This is an optimization exercise on Yosys and OpenROAD, whose aim is small area and a short achievable clock period, not a production implementation.
RTL that was checked went through simulation tests only; none was proved equivalent to the original.
The series may have gaps, and a smaller design here may also do less where the tests do not look.
Function not checked in runs 3 and 4: the RTL went through the layout flow alone.

### Signal wires by layer, run 1

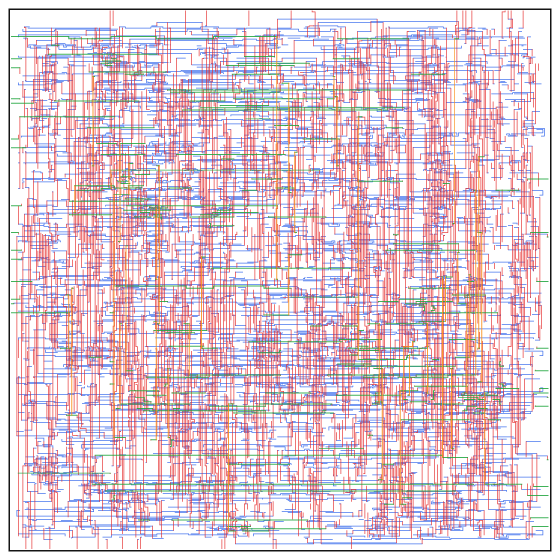
### Congestion heat map, run 1

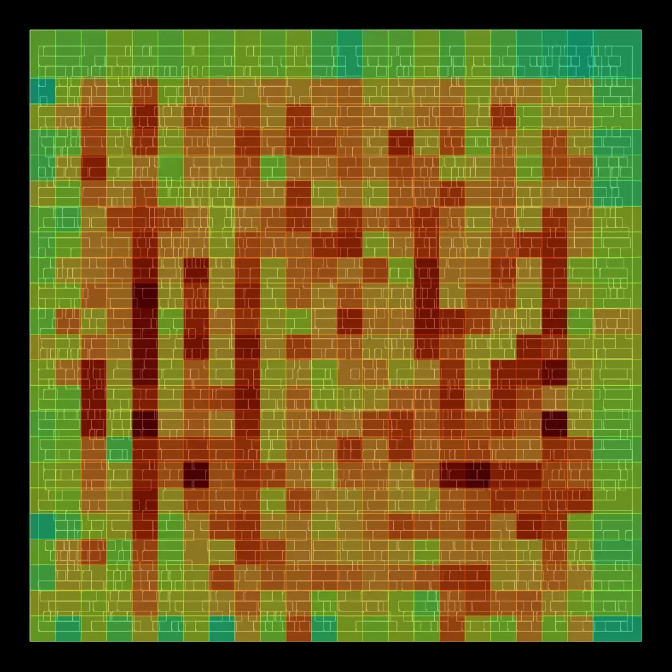
### Cell density map, run 1

The die is cut into 16 by 16 equal tiles; white is low, dark blue is high, 0 to 100% covered.
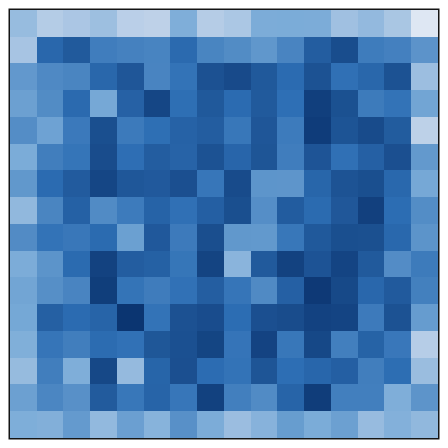
## flow/design.v in outline (module list and top-level ports)
// module lowp5: 924 lines
// module bq_fa: 4 lines
// module bq_ha: 4 lines
// module bq_m_x: 3 lines
// module bq_m_a: 3 lines
// module bq_m_c: 453 lines
// module bq_m_s: 3 lines
// module bq_e_x: 3 lines
// module bq_e_a: 3 lines
// module bq_e_c: 204 lines
// module bq_e_s: 3 lines
// module bq_r_x: 3 lines
// module bq_r_a: 3 lines
// module bq_r_c: 214 lines
// module bq_r_s: 3 lines
module lowp5(signal_in, signal_out, time_constant, clock_in, reset, enable);
  // ...
==> flow/flow/run.sh <==
#!/bin/bash
set -euo pipefail
MARGIN=$(cat flow/margin.txt 2>/dev/null || echo 5)
bash standard.sh \
  "BUFFER_PORTS_ARGS=-buffer_cell sky130_fd_sc_hd__buf_2" \
  "SETUP_SLACK_MARGIN=$MARGIN" \
  finish > flow_make.log 2>&1
==> flow/flow/margin.txt <==
7
==> flow/standard.sh <==
#!/bin/bash
# synth_recipe.tcl (not shown) runs the flow's synth.tcl, then flattens the netlist and writes it again
# the make line also repeats each setting of config.mk as NAME=value (left out here)
make -C /OpenROAD-flow-scripts/flow DESIGN_CONFIG=/design/flow/config.mk WORK_HOME=/design/flow/orfs CLKGATE_MAP_FILE= SYNTH_SCRIPT=/design/flow/synth_recipe.tcl "${@:-finish}"
==> flow/config.mk <==
export PLATFORM = sky130hd
export DESIGN_NAME = lowp5
export DESIGN_NICKNAME = lowp5
export VERILOG_FILES = /design/flow/design.v
export SDC_FILE = /design/flow/constraint.sdc
export NUM_CORES = 4
export LEC_CHECK = 0
export CAP_MARGIN = 20
export CORE_MARGIN = 2
export CORE_UTILIZATION = 70
export CTS_BUF_LIST = sky130_fd_sc_hd__clkbuf_4 sky130_fd_sc_hd__clkbuf_8
export SLEW_MARGIN = 20
export SYNTH_HIERARCHICAL = 1
==> flow/constraint.sdc <==
create_clock -name core_clock -period 15.0 [get_ports {clock_in}]
set_input_delay 3.0000 -clock core_clock [delete_from_list [all_inputs] [get_ports {clock_in}]]
set_output_delay 3.0000 -clock core_clock [all_outputs]
set_load 0.01 [all_outputs]
==> results_dict.tcl, run 1 <==
set metrics [dict create \
    critPathBufInv 2 \
    firstDrtPassIters 5 \
    final_common_cell "fa_1" \
    tightest_slew_ps 1110 \
    remaining_drc_errors 0 \
    wl_met2_mm 22.3 \
    netlist_area_mm2 0.0181 \
    critPathSlowestCell "edfxtp_1" \
    ios 64 \
    gp_congestion 0.890 \
    max_freq_mhz 127 \
    cts_root_buf "clkbuf_8" \
    seq_cells 114 \
    critPathLaunchType "flop" \
    grt.overflow.total 0 \
    seqCellArea_mm2 0.00342 \
    synthCells 1393 \
    final-clk-cell-share 0.0219 \
    wl_met3_mm 2.69 \
    finalWorstSetupSlack_ps 7130 \
    gr-usage-met1 0.456 \
    tap-cell-count 330 \
    antenna_found_initial 0 \
    yosys_warnings 7 \
    sh_seq_area 0.176 \
    syn_to_final_growth_pct 7.16 \
    grt_pass1_wl_mm 66.4 \
    drt_iter0_markers 698 \
    crit_family "compound AO/OA/AOI/OAI gates" \
    status "timing/DRC/antenna clean" \
    highest_layer "met4" \
    finalCriticalPeriod_ps 7870 \
    die_y_um 165 \
    buf_share 0.0488 \
    port_buffers 58 \
    whs_path_depth 1 \
    nonClockInverterCount 38 \
    antenna_left 0 \
    grt_max_degree 61 \
    cp.arrival_ps 8040 \
    finalSetupViolations 0 \
    fillCellCount 1623 \
    max_slew_margin 0.254 \
    pre_cts_ws_ps 6500 \
    largestClassByArea "multi-input combinational cells" \
    cts_resized 8 \
    stdcell_count 1806 \
    ctsHoldBuffers 0 \
    dpl_cell_area_mm2 0.0181 \
    syn_nets 1866 \
    fin_hold_ws_ps 553 \
    hold_violations 0 \
    cts-buffers-inserted 17 \
    min_period_over_period 0.525 \
    dp.cells 1695 \
    fin_skew_ps 22.7 \
    reg2reg_depth 25 \
]
About 'Signal wires by layer':
| color | layer | wire length |
|---|---|---|
| orange | M4 | 1290 um |
| green | M3 | 2690 um |
| red | M2 | 22.3 mm |
| blue | M1 | 17500 um |
Routed wire per std cell: 24.3 um
routed wire length: 43.8 mm
GRT Resource Usage Total: 0.342
via count: 11155

About 'Congestion heat map':
GRT Max-Usage Layer: met2
routing usage on met3: 0.0623

About 'Cell density map':
tiles over 75% full: 45%
mean over tiles: 70%
fullest tile: 98%
Final Util: 0.768
Initial Utilization: 0.717
core box area: 0.0253 mm^2

### Port wiring, run 1

The bar under the picture is 50 um long.
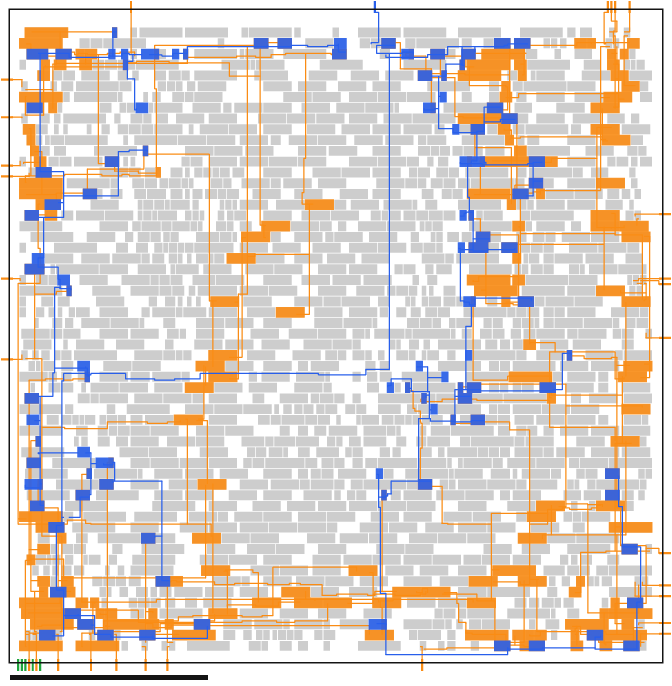

==> inputs of run 2 (changes only) <==
--- a/flow/config.mk
+++ b/flow/config.mk
@@ -7,7 +7,7 @@
 export LEC_CHECK = 0
 export CAP_MARGIN = 20
 export CORE_MARGIN = 2
-export CORE_UTILIZATION = 70
+export CORE_UTILIZATION = 60
 export CTS_BUF_LIST = sky130_fd_sc_hd__clkbuf_4 sky130_fd_sc_hd__clkbuf_8
 export SLEW_MARGIN = 20
 export SYNTH_HIERARCHICAL = 1
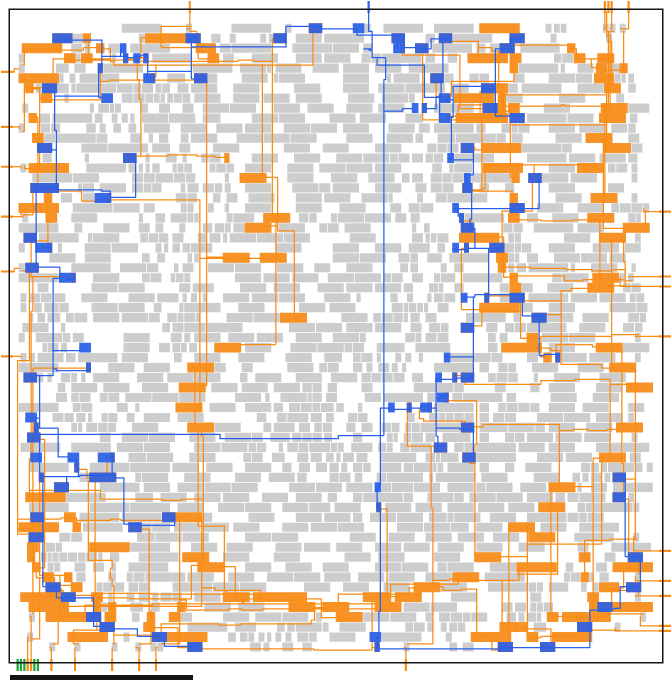
*Port wiring, run 2*
The bar under the picture is 50 um long.
| color | port | bits | direction | end cells | buffers |
|---|---|---|---|---|---|
| green | time_constant | 5 | input | 0 | 0 |
| orange | signal_in | 28 | input | 224 | 28 |
| blue | reset | 1 | input | 113 | 3 |
I/O Buffers: 58
Ports: 64

==> results_dict.tcl, run 2 <==
set metrics [dict create \
    cts_buffer_depth 2 \
    antenna_left 0 \
    diodes 1 \
    clock_buffers 17 \
    clock-sinks 114 \
    clk-insertion-delay-late_ps 470 \
    stdcell_count 1858 \
    syn_area_per_cell_um2 13.0 \
    syn_nets 1866 \
    grt_max_degree 61 \
    signal_buffers 136 \
    pre_cts_ws_ps 6410 \
    finalWorstSetupSlack_ps 7270 \
    max_slew_margin 0.302 \
    largest_reg_flops 30 \
    nets 1927 \
    drv_cap 0 \
    grt.overflow.total 0 \
    post-route-util 0.654 \
    critPathBufInv 0 \
    fin_hold_ws_ps 552 \
    start_util 0.611 \
    crit_chain "xor2_1, a21o_1, a22oi_4, nand2b_1, a21o_1, a21o_1, xnor2_4, fa_1, fa_1, fa_1, fa_1, fa_1, fa_1, xor2_2, a21oi_1, o21ai_1, a221oi_2, a31oi_1, a2111o_1, a21bo_1, a21o_1, a31o_1, xnor2_1, o21ai_0" \
    final_common_cell "fa_1" \
    wl_met2_mm 22.6 \
    r2r_slack_ps 7270 \
    fp-row-count 63 \
    seqCellArea_mm2 0.00342 \
    ctsHoldBuffers 0 \
    clk_pin_slew_worst_paths_ps 80 \
    yosys_warnings 7 \
    final_layout_size_suffix_gt1_frac 0.173 \
    num-multi-input-gates 1147 \
    critPathSlowestCell "edfxtp_1" \
    design_area_mm2 0.0194 \
    hold_violations 0 \
    antenna_found_initial 0 \
    drt_iter0_markers 722 \
    final-clk-cell-share 0.0219 \
    layout_common_cells "fa_1 (424), xor2_1 (136), edfxtp_1 (114)" \
    tap-cell-count 390 \
    critical_path_class "flop to flop" \
    cts_max_level 4 \
    die_area_mm2 0.0316 \
    rsz0062_at_grt "false" \
    use_met3 0.0666 \
    hold_class "flop to flop" \
    largestClassByArea "multi-input combinational cells" \
    slowest_delay_ps 530 \
    cp.arrival_ps 7940 \
    core-area_mm2 0.0296 \
    grt_pass1_vias 11730 \
    cts_root_buf "clkbuf_8" \
    status "timing/DRC/antenna clean" \
    syn_to_final_growth_pct 7.08 \
    wl_met3_mm 2.57 \
    max_freq_mhz 129 \
    endpoint_kind "flop" \
    die_y_um 178 \
    min_period_over_period 0.515 \
    cp.depth 24 \
    cp_data_required_time_ps 15210 \
    grt_pass1_wl_mm 68.4 \
    grt_busiest_layer "met2" \
    tns_ps 0 \
    buf_share 0.0453 \
    fillCellCount 2335 \
    remaining_drc_errors 0 \
    synthCells 1393 \
    tightest_slew_ps 1040 \
    multi_input_area_share 0.723 \
    post_cts_buffers 10 \
    finalSetupViolations 0 \
    dp_hpwl_mm 35.2 \
    finalCriticalPeriod_ps 7730 \
    dpl_cell_area_mm2 0.0183 \
    wl_met1_mm 18.1 \
    sh_seq_area 0.177 \
    crit_family "compound AO/OA/AOI/OAI gates" \
    cpMostUsedCell "fa_1" \
    crit_fanout 5 \
    netlist_area_mm2 0.0181 \
    fin_skew_ps 11.7 \
    multi_input_area_mm2 0.0140 \
    dp.cells 1758 \
    vias_per_cell 5.83 \
    finalMaxSlewViolations 0 \
    firstDrtPassIters 5 \
    seq_cells 114 \
    cts-buffers-inserted 17 \
    vias 10826 \
    cts_resized 9 \
    nonClockInverterCount 38 \
    whs_path_depth 1 \
    highest_layer "met4" \
    drt-total-wl_mm 44.5 \
    die_w_um 178 \
    critPathLaunchType "flop" \
    gp_congestion 0.901 \
    reg2reg_depth 24 \
    cts_tree "done" \
]
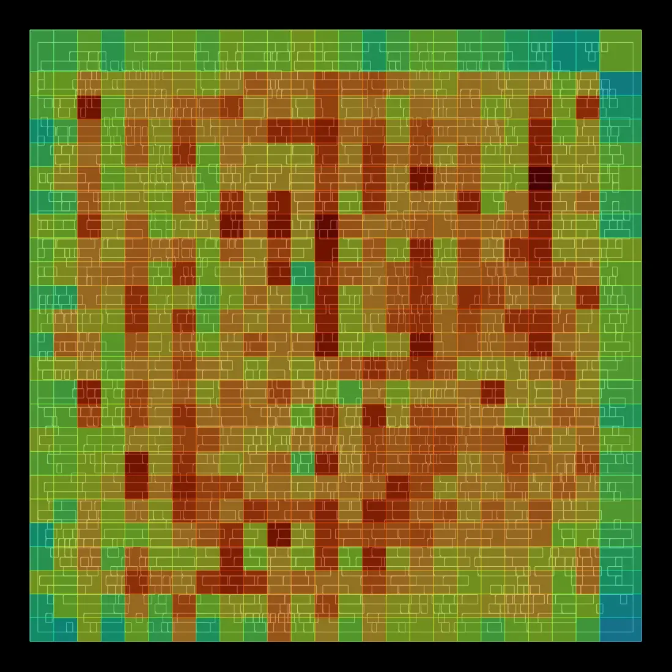
*Congestion heat map, run 2*
met2 Usage GRT: 0.504
GRT Resource Usage Total: 0.305
Routed wire per std cell: 24.0 um
met1 GRT Util: 0.404

### Cell density map, run 2

The die is cut into 18 by 18 equal tiles; white is low, dark blue is high, 0 to 100% covered.
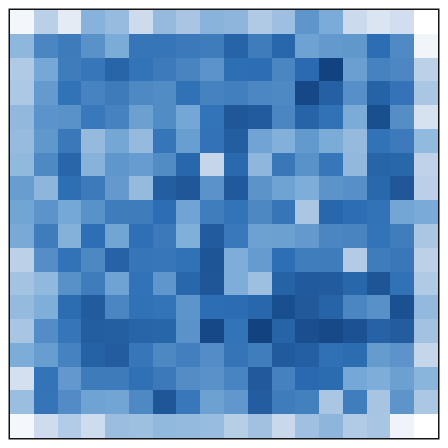

## Run 3: large edit since run 2, in outline
flow/design.v: 1830 -> 1972 lines; modules unchanged: 7
  lowp5: edited, 924 -> 925 lines
  bq_m_a: edited, 3 -> 3 lines
  bq_m_c: edited, 453 -> 453 lines
  bq_m_s: edited, 3 -> 3 lines
  bq_e_a: edited, 3 -> 3 lines
  bq_e_c: edited, 204 -> 345 lines
  bq_r_a: edited, 3 -> 3 lines
  bq_r_c: edited, 214 -> 214 lines
==> module bq_m_a as of run 3 <==
module bq_m_a(input [56:0] a, input [56:0] b, output [56:0] y);
assign y = ~(a & b);
endmodule
==> module bq_e_c as of run 3 <==
module bq_e_c(input [57:0] i, output [27:0] c);
wire w1 = i[30] & ~i[0];
wire w2 = ~i[1] | w1;
wire w3 = i[30] & i[29];
wire w4 = i[31] & ~i[1];
wire w5 = ~i[2] | w4;
wire w6 = i[31] & i[30];
wire w7 = i[32] & ~i[2];
wire w8 = ~i[3] | w7;
wire w9 = i[32] & i[31];
wire w10 = i[33] & ~i[3];
wire w11 = ~i[4] | w10;
wire w12 = i[33] & i[32];
wire w13 = i[34] & ~i[4];
wire w14 = ~i[5] | w13;
wire w15 = i[34] & i[33];
wire w16 = i[35] & ~i[5];
wire w17 = ~i[6] | w16;
wire w18 = i[35] & i[34];
wire w19 = i[36] & ~i[6];
wire w20 = ~i[7] | w19;
wire w21 = i[36] & i[35];
wire w22 = i[37] & ~i[7];
wire w23 = ~i[8] | w22;
wire w24 = i[37] & i[36];
wire w25 = i[38] & ~i[8];
wire w26 = ~i[9] | w25;
wire w27 = i[38] & i[37];
wire w28 = i[39] & ~i[9];
wire w29 = ~i[10] | w28;
wire w30 = i[39] & i[38];
wire w31 = i[40] & ~i[10];
wire w32 = ~i[11] | w31;
wire w33 = i[40] & i[39];
wire w34 = i[41] & ~i[11];
wire w35 = ~i[12] | w34;
wire w36 = i[41] & i[40];
wire w37 = i[42] & ~i[12];
wire w38 = ~i[13] | w37;
wire w39 = i[42] & i[41];
wire w40 = i[43] & ~i[13];
wire w41 = ~i[14] | w40;
wire w42 = i[43] & i[42];
wire w43 = i[44] & ~i[14];
wire w44 = ~i[15] | w43;
wire w45 = i[44] & i[43];
wire w46 = i[45] & ~i[15];
wire w47 = ~i[16] | w46;
wire w48 = i[45] & i[44];
wire w49 = i[46] & ~i[16];
wire w50 = ~i[17] | w49;
wire w51 = i[46] & i[45];
wire w52 = i[47] & ~i[17];
wire w53 = ~i[18] | w52;
wire w54 = i[47] & i[46];
wire w55 = i[48] & ~i[18];
wire w56 = ~i[19] | w55;
wire w57 = i[48] & i[47];
wire w58 = i[49] & ~i[19];
wire w59 = ~i[20] | w58;
wire w60 = i[49] & i[48];
wire w61 = i[50] & ~i[20];
wire w62 = ~i[21] | w61;
wire w63 = i[50] & i[49];
wire w64 = i[51] & ~i[21];
wire w65 = ~i[22] | w64;
wire w66 = i[51] & i[50];
wire w67 = i[52] & ~i[22];
wire w68 = ~i[23] | w67;
wire w69 = i[52] & i[51];
wire w70 = i[53] & ~i[23];
wire w71 = ~i[24] | w70;
wire w72 = i[53] & i[52];
wire w73 = i[54] & ~i[24];
wire w74 = ~i[25] | w73;
wire w75 = i[54] & i[53];
wire w76 = i[55] & ~i[25];
wire w77 = ~i[26] | w76;
wire w78 = i[55] & i[54];
wire w79 = i[56] & ~i[26];
wire w80 = ~i[27] | w79;
wire w81 = i[56] & i[55];
wire w82 = i[57] & ~i[27];
wire w83 = ~i[28] | w82;
wire w84 = i[57] & i[56];
wire w85 = w6 & ~i[0];
wire w86 = w5 | w85;
wire w87 = w6 & i[29];
wire w88 = w9 & w2;
wire w89 = w8 | w88;
wire w90 = w9 & w3;
wire w91 = w12 & w5;
wire w92 = w11 | w91;
wire w93 = w12 & w6;
wire w94 = w15 & w8;
wire w95 = w14 | w94;
wire w96 = w15 & w9;
wire w97 = w18 & w11;
wire w98 = w17 | w97;
wire w99 = w18 & w12;
wire w100 = w21 & w14;
wire w101 = w20 | w100;
wire w102 = w21 & w15;
wire w103 = w24 & w17;
wire w104 = w23 | w103;
wire w105 = w24 & w18;
wire w106 = w27 & w20;
wire w107 = w26 | w106;
wire w108 = w27 & w21;
wire w109 = w30 & w23;
wire w110 = w29 | w109;
wire w111 = w30 & w24;
wire w112 = w33 & w26;
wire w113 = w32 | w112;
wire w114 = w33 & w27;
wire w115 = w36 & w29;
wire w116 = w35 | w115;
wire w117 = w36 & w30;
wire w118 = w39 & w32;
wire w119 = w38 | w118;
wire w120 = w39 & w33;
wire w121 = w42 & w35;
wire w122 = w41 | w121;
wire w123 = w42 & w36;
wire w124 = w45 & w38;
wire w125 = w44 | w124;
wire w126 = w45 & w39;
wire w127 = w48 & w41;
wire w128 = w47 | w127;
wire w129 = w48 & w42;
wire w130 = w51 & w44;
wire w131 = w50 | w130;
wire w132 = w51 & w45;
wire w133 = w54 & w47;
wire w134 = w53 | w133;
wire w135 = w54 & w48;
wire w136 = w57 & w50;
wire w137 = w56 | w136;
wire w138 = w57 & w51;
wire w139 = w60 & w53;
wire w140 = w59 | w139;
wire w141 = w60 & w54;
wire w142 = w63 & w56;
wire w143 = w62 | w142;
wire w144 = w63 & w57;
wire w145 = w66 & w59;
wire w146 = w65 | w145;
wire w147 = w66 & w60;
wire w148 = w69 & w62;
wire w149 = w68 | w148;
wire w150 = w69 & w63;
wire w151 = w72 & w65;
wire w152 = w71 | w151;
wire w153 = w72 & w66;
wire w154 = w75 & w68;
wire w155 = w74 | w154;
wire w156 = w75 & w69;
wire w157 = w78 & w71;
wire w158 = w77 | w157;
wire w159 = w78 & w72;
wire w160 = w81 & w74;
wire w161 = w80 | w160;
wire w162 = w81 & w75;
wire w163 = w84 & w77;
wire w164 = w83 | w163;
wire w165 = w84 & w78;
wire w166 = w93 & ~i[0];
wire w167 = w92 | w166;
wire w168 = w93 & i[29];
wire w169 = w96 & w2;
wire w170 = w95 | w169;
wire w171 = w96 & w3;
wire w172 = w99 & w86;
wire w173 = w98 | w172;
wire w174 = w99 & w87;
wire w175 = w102 & w89;
wire w176 = w101 | w175;
wire w177 = w102 & w90;
wire w178 = w105 & w92;
wire w179 = w104 | w178;
wire w180 = w105 & w93;
wire w181 = w108 & w95;
wire w182 = w107 | w181;
wire w183 = w108 & w96;
wire w184 = w111 & w98;
wire w185 = w110 | w184;
wire w186 = w111 & w99;
wire w187 = w114 & w101;
wire w188 = w113 | w187;
wire w189 = w114 & w102;
wire w190 = w117 & w104;
wire w191 = w116 | w190;
wire w192 = w117 & w105;
wire w193 = w120 & w107;
wire w194 = w119 | w193;
wire w195 = w120 & w108;
wire w196 = w123 & w110;
wire w197 = w122 | w196;
wire w198 = w123 & w111;
wire w199 = w126 & w113;
wire w200 = w125 | w199;
wire w201 = w126 & w114;
wire w202 = w129 & w116;
wire w203 = w128 | w202;
wire w204 = w129 & w117;
wire w205 = w132 & w119;
wire w206 = w131 | w205;
wire w207 = w132 & w120;
wire w208 = w135 & w122;
wire w209 = w134 | w208;
wire w210 = w135 & w123;
wire w211 = w138 & w125;
wire w212 = w137 | w211;
wire w213 = w138 & w126;
wire w214 = w141 & w128;
wire w215 = w140 | w214;
wire w216 = w141 & w129;
wire w217 = w144 & w131;
wire w218 = w143 | w217;
wire w219 = w144 & w132;
wire w220 = w147 & w134;
wire w221 = w146 | w220;
wire w222 = w147 & w135;
wire w223 = w150 & w137;
wire w224 = w149 | w223;
wire w225 = w150 & w138;
wire w226 = w153 & w140;
wire w227 = w152 | w226;
wire w228 = w153 & w141;
wire w229 = w156 & w143;
wire w230 = w155 | w229;
wire w231 = w156 & w144;
wire w232 = w159 & w146;
wire w233 = w158 | w232;
wire w234 = w159 & w147;
wire w235 = w162 & w149;
wire w236 = w161 | w235;
wire w237 = w162 & w150;
wire w238 = w165 & w152;
wire w239 = w164 | w238;
wire w240 = w165 & w153;
wire w241 = w180 & ~i[0];
wire w242 = w179 | w241;
wire w243 = w180 & i[29];
wire w244 = w183 & w2;
wire w245 = w182 | w244;
wire w246 = w183 & w3;
wire w247 = w186 & w86;
wire w248 = w185 | w247;
wire w249 = w186 & w87;
wire w250 = w189 & w89;
wire w251 = w188 | w250;
wire w252 = w189 & w90;
wire w253 = w192 & w167;
wire w254 = w191 | w253;
wire w255 = w192 & w168;
wire w256 = w195 & w170;
wire w257 = w194 | w256;
wire w258 = w195 & w171;
wire w259 = w198 & w173;
wire w260 = w197 | w259;
wire w261 = w198 & w174;
wire w262 = w201 & w176;
wire w263 = w200 | w262;
wire w264 = w201 & w177;
wire w265 = w204 & w179;
wire w266 = w203 | w265;
wire w267 = w204 & w180;
wire w268 = w207 & w182;
wire w269 = w206 | w268;
wire w270 = w207 & w183;
wire w271 = w210 & w185;
wire w272 = w209 | w271;
wire w273 = w210 & w186;
wire w274 = w213 & w188;
wire w275 = w212 | w274;
wire w276 = w213 & w189;
wire w277 = w216 & w191;
wire w278 = w215 | w277;
wire w279 = w216 & w192;
wire w280 = w219 & w194;
wire w281 = w218 | w280;
wire w282 = w219 & w195;
wire w283 = w222 & w197;
wire w284 = w221 | w283;
wire w285 = w222 & w198;
wire w286 = w225 & w200;
wire w287 = w224 | w286;
wire w288 = w225 & w201;
wire w289 = w228 & w203;
wire w290 = w227 | w289;
wire w291 = w228 & w204;
wire w292 = w231 & w206;
wire w293 = w230 | w292;
wire w294 = w231 & w207;
wire w295 = w234 & w209;
wire w296 = w233 | w295;
wire w297 = w234 & w210;
wire w298 = w237 & w212;
wire w299 = w236 | w298;
wire w300 = w237 & w213;
wire w301 = w240 & w215;
wire w302 = w239 | w301;
wire w303 = w240 & w216;
wire w304 = w267 & ~i[0];
wire w305 = w266 | w304;
wire w306 = w267 & i[29];
wire w307 = w270 & w2;
wire w308 = w269 | w307;
wire w309 = w270 & w3;
wire w310 = w273 & w86;
wire w311 = w272 | w310;
wire w312 = w273 & w87;
wire w313 = w276 & w89;
wire w314 = w275 | w313;
wire w315 = w276 & w90;
wire w316 = w279 & w167;
wire w317 = w278 | w316;
wire w318 = w279 & w168;
wire w319 = w282 & w170;
wire w320 = w281 | w319;
wire w321 = w282 & w171;
wire w322 = w285 & w173;
wire w323 = w284 | w322;
wire w324 = w285 & w174;
wire w325 = w288 & w176;
wire w326 = w287 | w325;
wire w327 = w288 & w177;
wire w328 = w291 & w242;
wire w329 = w290 | w328;
wire w330 = w291 & w243;
wire w331 = w294 & w245;
wire w332 = w293 | w331;
wire w333 = w294 & w246;
wire w334 = w297 & w248;
wire w335 = w296 | w334;
wire w336 = w297 & w249;
wire w337 = w300 & w251;
wire w338 = w299 | w337;
wire w339 = w300 & w252;
wire w340 = w303 & w254;
wire w341 = w302 | w340;
wire w342 = w303 & w255;
assign c = {w338, w335, w332, w329, w326, w323, w320, w317, w314, w311, w308, w305, w263, w260, w257, w254, w251, w248, w245, w242, w176, w173, w170, w167, w89, w86, w2, ~i[0]};
endmodule
==> module bq_r_a as of run 3 <==
module bq_r_a(input [28:0] a, input [28:0] b, output [28:0] y);
assign y = ~(a & b);
endmodule
==> module bq_m_s as of run 3 <==
module bq_m_s(input [27:0] a, input [27:0] b, output [27:0] y);
assign y = (a ^ b);
endmodule
==> module bq_r_c as of run 3 <==
module bq_r_c(input [58:0] i, output [27:0] c);
wire w1 = i[30] & i[29];
wire w2 = i[32] & ~i[1];
wire w3 = ~i[2] | w2;
wire w4 = i[32] & i[31];
wire w5 = i[31] & ~i[0];
wire w6 = ~i[1] | w5;
wire w7 = i[31] & w1;
wire w8 = w4 & ~i[0];
wire w9 = w3 | w8;
wire w10 = w4 & w1;
wire w11 = i[34] & ~i[3];
wire w12 = ~i[4] | w11;
wire w13 = i[34] & i[33];
wire w14 = i[36] & ~i[5];
wire w15 = ~i[6] | w14;
wire w16 = i[36] & i[35];
wire w17 = i[35] & w12;
wire w18 = ~i[5] | w17;
wire w19 = i[35] & w13;
wire w20 = w16 & w12;
wire w21 = w15 | w20;
wire w22 = w16 & w13;
wire w23 = i[33] & w9;
wire w24 = ~i[3] | w23;
wire w25 = i[33] & w10;
wire w26 = w13 & w9;
wire w27 = w12 | w26;
wire w28 = w13 & w10;
wire w29 = w19 & w9;
wire w30 = w18 | w29;
wire w31 = w19 & w10;
wire w32 = w22 & w9;
wire w33 = w21 | w32;
wire w34 = w22 & w10;
wire w35 = i[38] & ~i[7];
wire w36 = ~i[8] | w35;
wire w37 = i[38] & i[37];
wire w38 = i[40] & ~i[9];
wire w39 = ~i[10] | w38;
wire w40 = i[40] & i[39];
wire w41 = i[39] & w36;
wire w42 = ~i[9] | w41;
wire w43 = i[39] & w37;
wire w44 = w40 & w36;
wire w45 = w39 | w44;
wire w46 = w40 & w37;
wire w47 = i[42] & ~i[11];
wire w48 = ~i[12] | w47;
wire w49 = i[42] & i[41];
wire w50 = i[43] & w48;
wire w51 = ~i[13] | w50;
wire w52 = i[43] & w49;
wire w53 = i[41] & w45;
wire w54 = ~i[11] | w53;
wire w55 = i[41] & w46;
wire w56 = w49 & w45;
wire w57 = w48 | w56;
wire w58 = w49 & w46;
wire w59 = w52 & w45;
wire w60 = w51 | w59;
wire w61 = w52 & w46;
wire w62 = i[37] & w33;
wire w63 = ~i[7] | w62;
wire w64 = i[37] & w34;
wire w65 = w37 & w33;
wire w66 = w36 | w65;
wire w67 = w37 & w34;
wire w68 = w43 & w33;
wire w69 = w42 | w68;
wire w70 = w43 & w34;
wire w71 = w46 & w33;
wire w72 = w45 | w71;
wire w73 = w46 & w34;
wire w74 = w55 & w33;
wire w75 = w54 | w74;
wire w76 = w55 & w34;
wire w77 = w58 & w33;
wire w78 = w57 | w77;
wire w79 = w58 & w34;
wire w80 = w61 & w33;
wire w81 = w60 | w80;
wire w82 = w61 & w34;
wire w83 = i[45] & ~i[14];
wire w84 = ~i[15] | w83;
wire w85 = i[45] & i[44];
wire w86 = i[47] & ~i[16];
wire w87 = ~i[17] | w86;
wire w88 = i[47] & i[46];
wire w89 = i[46] & w84;
wire w90 = ~i[16] | w89;
wire w91 = i[46] & w85;
wire w92 = w88 & w84;
wire w93 = w87 | w92;
wire w94 = w88 & w85;
wire w95 = i[49] & ~i[18];
wire w96 = ~i[19] | w95;
wire w97 = i[49] & i[48];
wire w98 = i[51] & ~i[20];
wire w99 = ~i[21] | w98;
wire w100 = i[51] & i[50];
wire w101 = i[50] & w96;
wire w102 = ~i[20] | w101;
wire w103 = i[50] & w97;
wire w104 = w100 & w96;
wire w105 = w99 | w104;
wire w106 = w100 & w97;
wire w107 = i[48] & w93;
wire w108 = ~i[18] | w107;
wire w109 = i[48] & w94;
wire w110 = w97 & w93;
wire w111 = w96 | w110;
wire w112 = w97 & w94;
wire w113 = w103 & w93;
wire w114 = w102 | w113;
wire w115 = w103 & w94;
wire w116 = w106 & w93;
wire w117 = w105 | w116;
wire w118 = w106 & w94;
wire w119 = i[53] & ~i[22];
wire w120 = ~i[23] | w119;
wire w121 = i[53] & i[52];
wire w122 = i[55] & ~i[24];
wire w123 = ~i[25] | w122;
wire w124 = i[55] & i[54];
wire w125 = i[54] & w120;
wire w126 = ~i[24] | w125;
wire w127 = i[54] & w121;
wire w128 = w124 & w120;
wire w129 = w123 | w128;
wire w130 = w124 & w121;
wire w131 = i[57] & ~i[26];
wire w132 = ~i[27] | w131;
wire w133 = i[57] & i[56];
wire w134 = i[58] & w132;
wire w135 = ~i[28] | w134;
wire w136 = i[58] & w133;
wire w137 = i[56] & w129;
wire w138 = ~i[26] | w137;
wire w139 = i[56] & w130;
wire w140 = w133 & w129;
wire w141 = w132 | w140;
wire w142 = w133 & w130;
wire w143 = w136 & w129;
wire w144 = w135 | w143;
wire w145 = w136 & w130;
wire w146 = i[52] & w117;
wire w147 = ~i[22] | w146;
wire w148 = i[52] & w118;
wire w149 = w121 & w117;
wire w150 = w120 | w149;
wire w151 = w121 & w118;
wire w152 = w127 & w117;
wire w153 = w126 | w152;
wire w154 = w127 & w118;
wire w155 = w130 & w117;
wire w156 = w129 | w155;
wire w157 = w130 & w118;
wire w158 = w139 & w117;
wire w159 = w138 | w158;
wire w160 = w139 & w118;
wire w161 = w142 & w117;
wire w162 = w141 | w161;
wire w163 = w142 & w118;
wire w164 = w145 & w117;
wire w165 = w144 | w164;
wire w166 = w145 & w118;
wire w167 = i[44] & w81;
wire w168 = ~i[14] | w167;
wire w169 = i[44] & w82;
wire w170 = w85 & w81;
wire w171 = w84 | w170;
wire w172 = w85 & w82;
wire w173 = w91 & w81;
wire w174 = w90 | w173;
wire w175 = w91 & w82;
wire w176 = w94 & w81;
wire w177 = w93 | w176;
wire w178 = w94 & w82;
wire w179 = w109 & w81;
wire w180 = w108 | w179;
wire w181 = w109 & w82;
wire w182 = w112 & w81;
wire w183 = w111 | w182;
wire w184 = w112 & w82;
wire w185 = w115 & w81;
wire w186 = w114 | w185;
wire w187 = w115 & w82;
wire w188 = w118 & w81;
wire w189 = w117 | w188;
wire w190 = w118 & w82;
wire w191 = w148 & w81;
wire w192 = w147 | w191;
wire w193 = w148 & w82;
wire w194 = w151 & w81;
wire w195 = w150 | w194;
wire w196 = w151 & w82;
wire w197 = w154 & w81;
wire w198 = w153 | w197;
wire w199 = w154 & w82;
wire w200 = w157 & w81;
wire w201 = w156 | w200;
wire w202 = w157 & w82;
wire w203 = w160 & w81;
wire w204 = w159 | w203;
wire w205 = w160 & w82;
wire w206 = w163 & w81;
wire w207 = w162 | w206;
wire w208 = w163 & w82;
wire w209 = w166 & w81;
wire w210 = w165 | w209;
wire w211 = w166 & w82;
assign c = {w207, w204, w201, w198, w195, w192, w189, w186, w183, w180, w177, w174, w171, w168, w81, w78, w75, w72, w69, w66, w63, w33, w30, w27, w24, w9, w6, ~i[0]};
endmodule
==> module bq_e_a as of run 3 <==
module bq_e_a(input [28:0] a, input [28:0] b, output [28:0] y);
assign y = ~(a & b);
endmodule
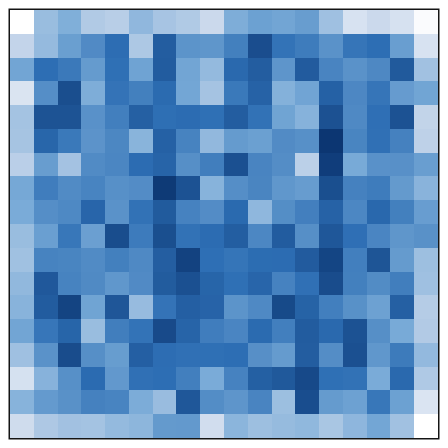
*Cell density map, run 3*
The die is cut into 18 by 18 equal tiles; white is low, dark blue is high, 0 to 100% covered.
mean over tiles: 62%
tiles over 75% full: 26%
fullest tile: 98%
nearly empty tiles: 0.60%
densest ninth of the die: middle
Initial Utilization: 0.610
Final Util: 0.672
core box area: 0.0297 mm^2

==> results_dict.tcl, run 3 <==
set metrics [dict create \
    wl_met3_mm 2.28 \
    dp.cells 1808 \
    cts_buffer_depth 2 \
    wl_met1_mm 18.7 \
    design_area_mm2 0.0200 \
    crit_family "adder cells" \
    critical_path_class "flop to flop" \
    syn_to_final_growth_pct 10.2 \
    ctsHoldBuffers 0 \
    fillCellCount 2254 \
    met2_usage 0.526 \
    clk-insertion-delay-late_ps 490 \
    yosys_warnings 7 \
    reg2reg_depth 27 \
    gr-usage-met1 0.410 \
    whs_path_depth 1 \
    vias 11137 \
    vias_per_cell 5.76 \
    clock-sinks 114 \
    wl_met2_mm 23.1 \
    wl_per_cell_um 23.6 \
    status "timing/DRC/antenna clean" \
    final_layout_size_suffix_gt1_frac 0.219 \
    finalMaxSlewViolations 0 \
    buf_share 0.0529 \
    grt.total_usage 0.309 \
    drt_iter0_markers 742 \
    slowest_delay_ps 600 \
    grt_max_degree 63 \
    netlist_area_mm2 0.0181 \
    grt_busiest_layer "met2" \
    pre_cts_ws_ps 5740 \
    cpMostUsedCell "fa_1" \
    stdcell_count 1932 \
    die_area_mm2 0.0316 \
    tns_ps 0 \
    layout_common_cells "fa_1 (417), nand2_1 (185), xor2_1 (153)" \
    remaining_drc_errors 0 \
    signal_buffers 158 \
    nonClockInverterCount 94 \
    cts_tree "done" \
    firstDrtPassIters 5 \
    endpoint_kind "flop" \
    drv_cap 0 \
    clk_pin_slew_worst_paths_ps 80 \
    largestClassByArea "multi-input combinational cells" \
    multi_input_area_mm2 0.0142 \
    min_period_over_period 0.522 \
    die_y_um 178 \
    fp-row-count 63 \
    finalSetupViolations 0 \
    fin_hold_ws_ps 562 \
    finalCriticalPeriod_ps 7840 \
    die_w_um 178 \
    cp_data_required_time_ps 15250 \
    final-clk-cell-share 0.0223 \
    ios 64 \
    rsz0062_at_grt "true" \
    port_buffers 58 \
    highest_layer "met4" \
    critPathSlowestCell "fa_1" \
    antenna_found_initial 0 \
    post_cts_buffers 40 \
    cp.depth 27 \
    cp.arrival_ps 8080 \
    hold_violations 0 \
    finalWorstSetupSlack_ps 7160 \
    critPathBufInv 2 \
    hold_class "flop to flop" \
    r2r_slack_ps 7160 \
    drt-total-wl_mm 45.6 \
    num-multi-input-gates 1144 \
    synthCells 1444 \
    diodes 0 \
    crit_fanout 4 \
    gp_congestion 0.931 \
]
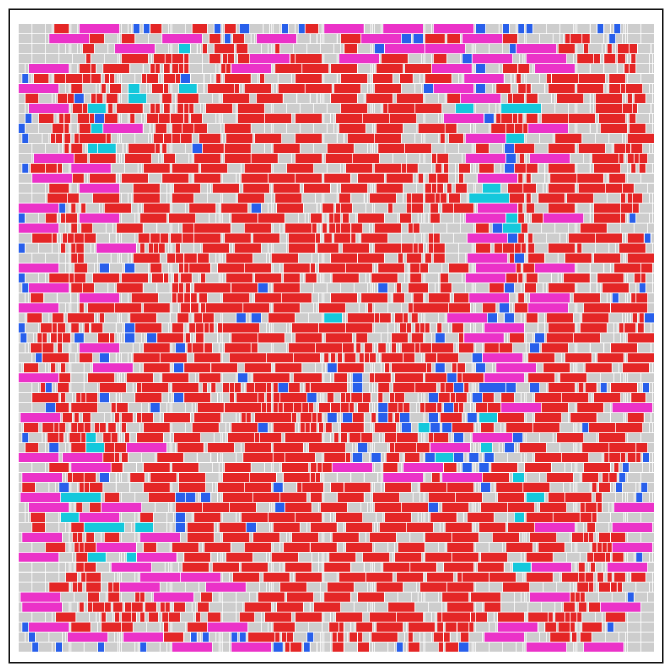
*Cells colored by class, run 3*
Fill, decap, tap and diode cells in gray.
| color | class | cells |
|---|---|---|
| blue | remaining buffers and delay cells | 158 |
| red | remaining logic cells | 1238 |
| magenta | registers | 114 |
| cyan | clock drivers and dummy loads | 32 |

### Port wiring, run 3

The bar under the picture is 50 um long.
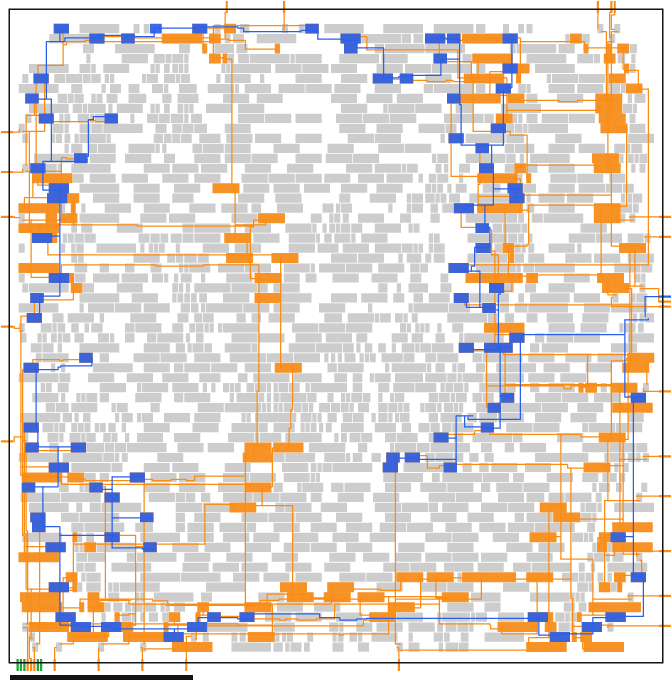

--- run 4: outline of the changes from run 3 ---
flow/design.v: 1972 -> 2329 lines; modules unchanged: 14
  bq_m_c: edited, 453 -> 810 lines
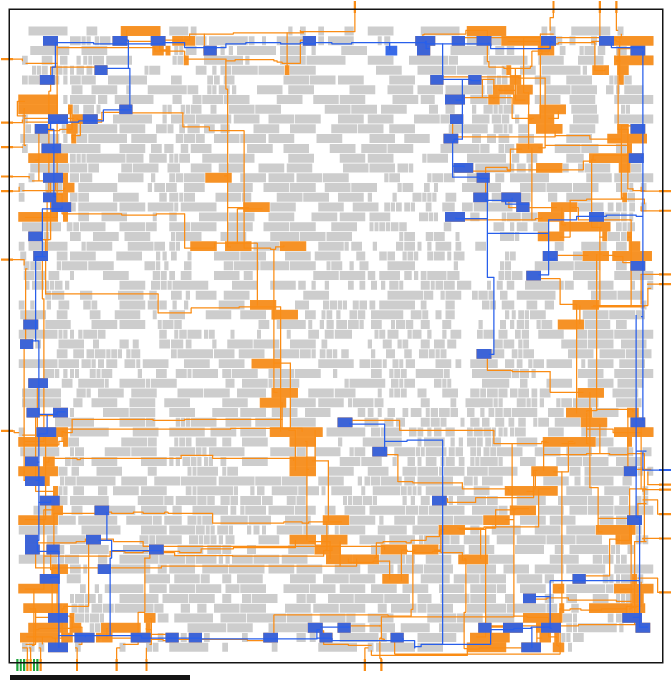
*Port wiring, run 4*
The bar under the picture is 50 um long.
| color | port | bits | direction | end cells | buffers |
|---|---|---|---|---|---|
| orange | signal_in | 28 | input | 225 | 28 |
| blue | reset | 1 | input | 85 | 2 |
| green | time_constant | 5 | input | 0 | 0 |

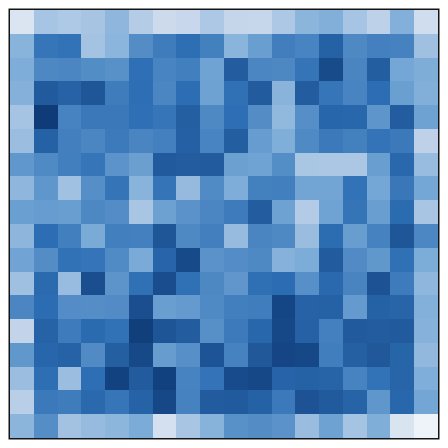
*Cell density map, run 4*
The die is cut into 18 by 18 equal tiles; white is low, dark blue is high, 0 to 100% covered.
tiles over 75% full: 27%
mean over tiles: 63%
fullest tile: 96%

==> results_dict.tcl, run 4 <==
set metrics [dict create \
    crit_chain "buf_6, fa_1, fa_1, fa_1, fa_1, fa_1, fa_2, fa_1, fa_2, fa_2, xor2_2, nand4_1, nor4_4, nand4_1, nor3_2, o21ai_1, nand4_2, a31oi_4, o41a_1, o311ai_2, xor2_1, mux2_4" \
    sh_seq_area 0.162 \
    pre_cts_ws_ps 5470 \
    fin_skew_ps 30.7 \
    finalWorstSetupSlack_ps 7140 \
    tns_ps 0 \
    signal_buffers 181 \
    final-clk-cell-share 0.0168 \
    slowest_delay_ps 580 \
    critical_path_class "flop to flop" \
    largest_reg_flops 30 \
    met2_usage 0.568 \
    netlist_area_mm2 0.0189 \
    critPathBufInv 1 \
    highest_layer "met5" \
    drt_iter0_markers 955 \
    multi_input_area_share 0.718 \
    grt_max_degree 60 \
    cts_resized 57 \
    multi_input_area_mm2 0.0152 \
    clock-sinks 114 \
    synthCells 1579 \
    layout_common_cells "fa_1 (395), nand2_1 (203), xor2_1 (140)" \
    antenna_found_initial 0 \
    syn_nets 2052 \
    grt_busiest_layer "met2" \
    clk_pin_slew_worst_paths_ps 80 \
    die_w_um 181 \
    ios 64 \
    start_util 0.613 \
    fp-row-count 64 \
    critPathSlowestCell "fa_2" \
    gr-usage-met1 0.456 \
    use_met3 0.0641 \
    min_period_over_period 0.524 \
    post_cts_buffers 39 \
    hold_class "flop to flop" \
    buf_share 0.0602 \
    grt_pass1_vias 13640 \
    fin_hold_ws_ps 575 \
    critPathLaunchType "flop" \
    remaining_drc_errors 0 \
    diodes 0 \
    grt_pass1_wl_mm 81.3 \
    wl_met2_mm 26.3 \
    tightest_slew_ps 891 \
    wl_per_cell_um 25.5 \
    finalCriticalPeriod_ps 7860 \
    seqCellArea_mm2 0.00342 \
    die_area_mm2 0.0329 \
    cts_root_buf "clkbuf_8" \
    seq_cells 114 \
    cts_max_level 4 \
    tap-cell-count 396 \
    cts-buffers-inserted 17 \
    grt.total_usage 0.344 \
    max_slew_margin 0.406 \
    dpl_cell_area_mm2 0.0190 \
    gp_congestion 0.929 \
    cp_data_required_time_ps 15260 \
    die_y_um 181 \
    status "timing/DRC/antenna clean" \
    firstDrtPassIters 5 \
    ctsHoldBuffers 0 \
    core-area_mm2 0.0307 \
    max_freq_mhz 127 \
    final_layout_size_suffix_gt1_frac 0.236 \
    finalSetupViolations 0 \
    drt-total-wl_mm 53.4 \
    syn_to_final_growth_pct 12.3 \
    r2r_slack_ps 7140 \
    endpoint_kind "flop" \
    clock_buffers 18 \
    num-multi-input-gates 1258 \
    wl_met3_mm 3.66 \
    cpMostUsedCell "fa_1" \
    cts_tree "done" \
    syn_area_per_cell_um2 11.9 \
    antenna_left 0 \
    whs_path_depth 1 \
    hold_violations 0 \
    nets 2159 \
    cp.arrival_ps 8120 \
    port_buffers 58 \
    cp.depth 22 \
    post-route-util 0.689 \
    crit_family "adder cells" \
    dp.cells 1952 \
    fillCellCount 2292 \
    dp_hpwl_mm 40.5 \
    drv_cap 0 \
    vias_per_cell 6.06 \
    reg2reg_depth 22 \
    final_common_cell "fa_1" \
    grt.overflow.total 0 \
    design_area_mm2 0.0212 \
    nonClockInverterCount 114 \
    largestClassByArea "multi-input combinational cells" \
    stdcell_count 2095 \
    crit_fanout 4 \
    vias 12693 \
    yosys_warnings 7 \
    wl_met1_mm 20.9 \
    cts_buffer_depth 2 \
    rsz0062_at_grt "true" \
    finalMaxSlewViolations 0 \
    clk-insertion-delay-late_ps 520 \
]

==> screenshots <==
Signal wires by layer.
Plate I
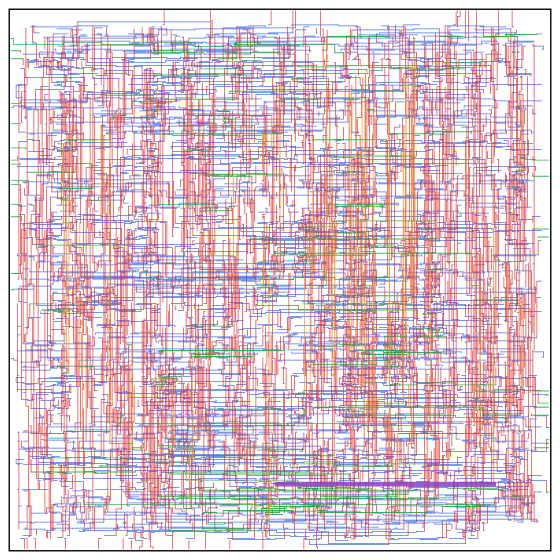
Plate II
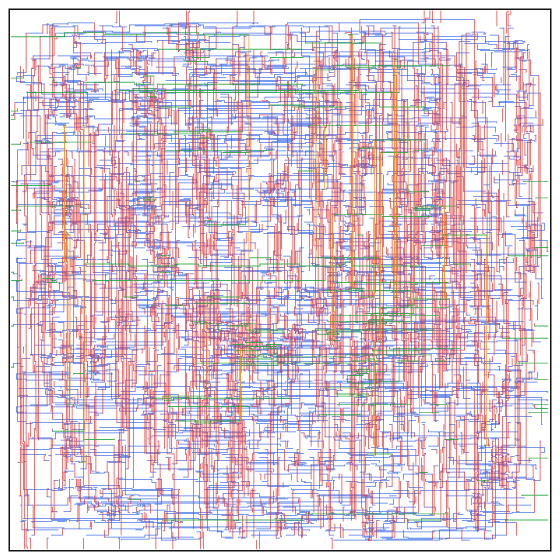
Plate III
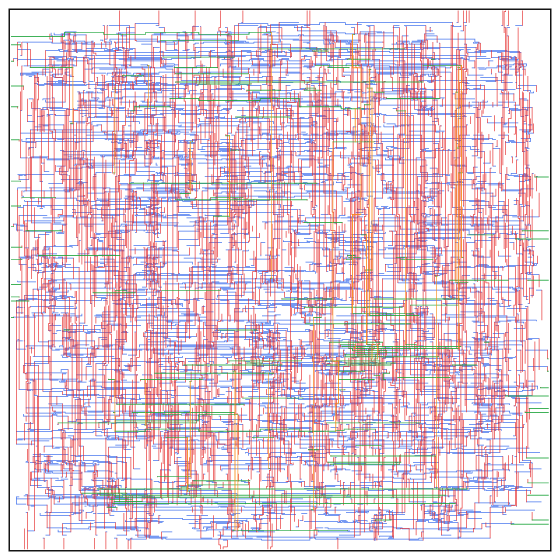
Of these, most wire: Plate I
| picture | from |
|---|---|
| Plate III | run 2 |
| Plate I | run 4 |
| Plate II | run 3 |

Key to Plate III:
| color | layer | wire length |
|---|---|---|
| orange | M4 | 1200 um |
| blue | M1 | 18100 um |
| green | M3 | 2570 um |
| red | M2 | 22.6 mm |


==> layout pictures side by side <==
Cells colored by class.
Fill, decap, tap and diode cells in gray.
image #1
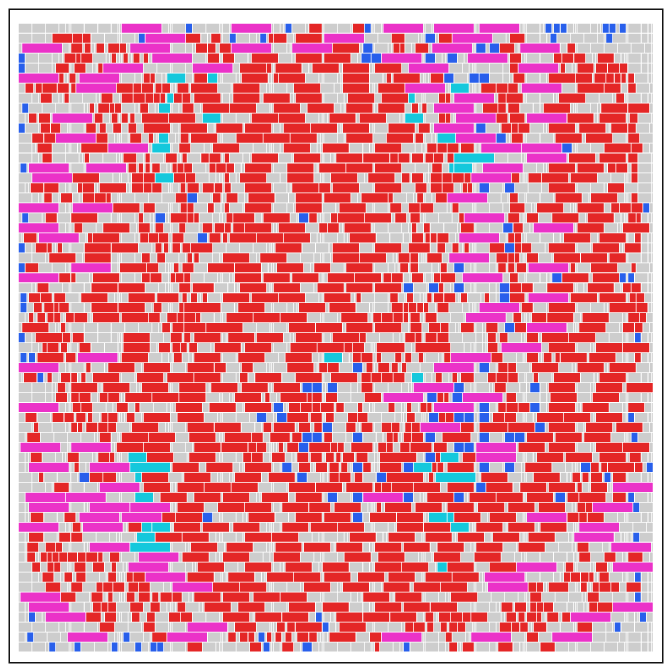
image #2
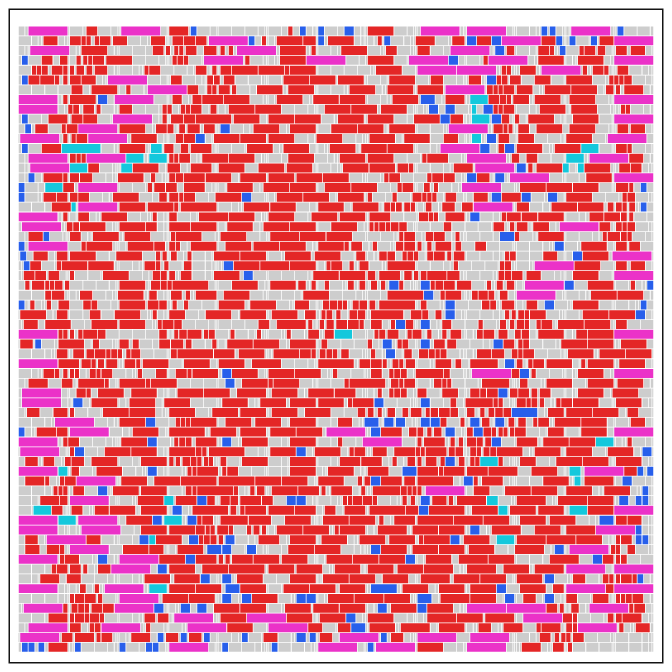
Run 2 is image #1.
Run 4 is image #2.

==> re-timing with driven ports <==
Ports are ideal in the flow. The routed layouts listed here were re-timed in OpenROAD. Step 1: set_driving_cell puts a clkbuf_16 on clock_in and a buf_2 on each other input, an assumption about the parent block. Step 2 times the ports against the registers' clock, not the clock port: input delays grow and output delays shrink by t, the midpoint of the rising clock arrivals with the driver on. Slacks: no drivers / after step 1 / after step 2; pairs: no drivers / after step 1.
run	t (ns)	setup WS [ns]	worst data-port slew with drivers (ns)
run 1	0.507	7.132 / 7.132 / 7.111	0.03
run 2	0.519	7.268 / 7.268 / 7.200	0.03
run 3	0.532	7.164 / 7.164 / 7.164	0.03
run 4	0.559	7.140 / 7.140 / 7.001	0.03
After both steps setup and hold are still met in every run listed. For run 4, which loses most, drivers alone change the setup slack by 0.000 ns; drivers and shift together by -0.139 ns.
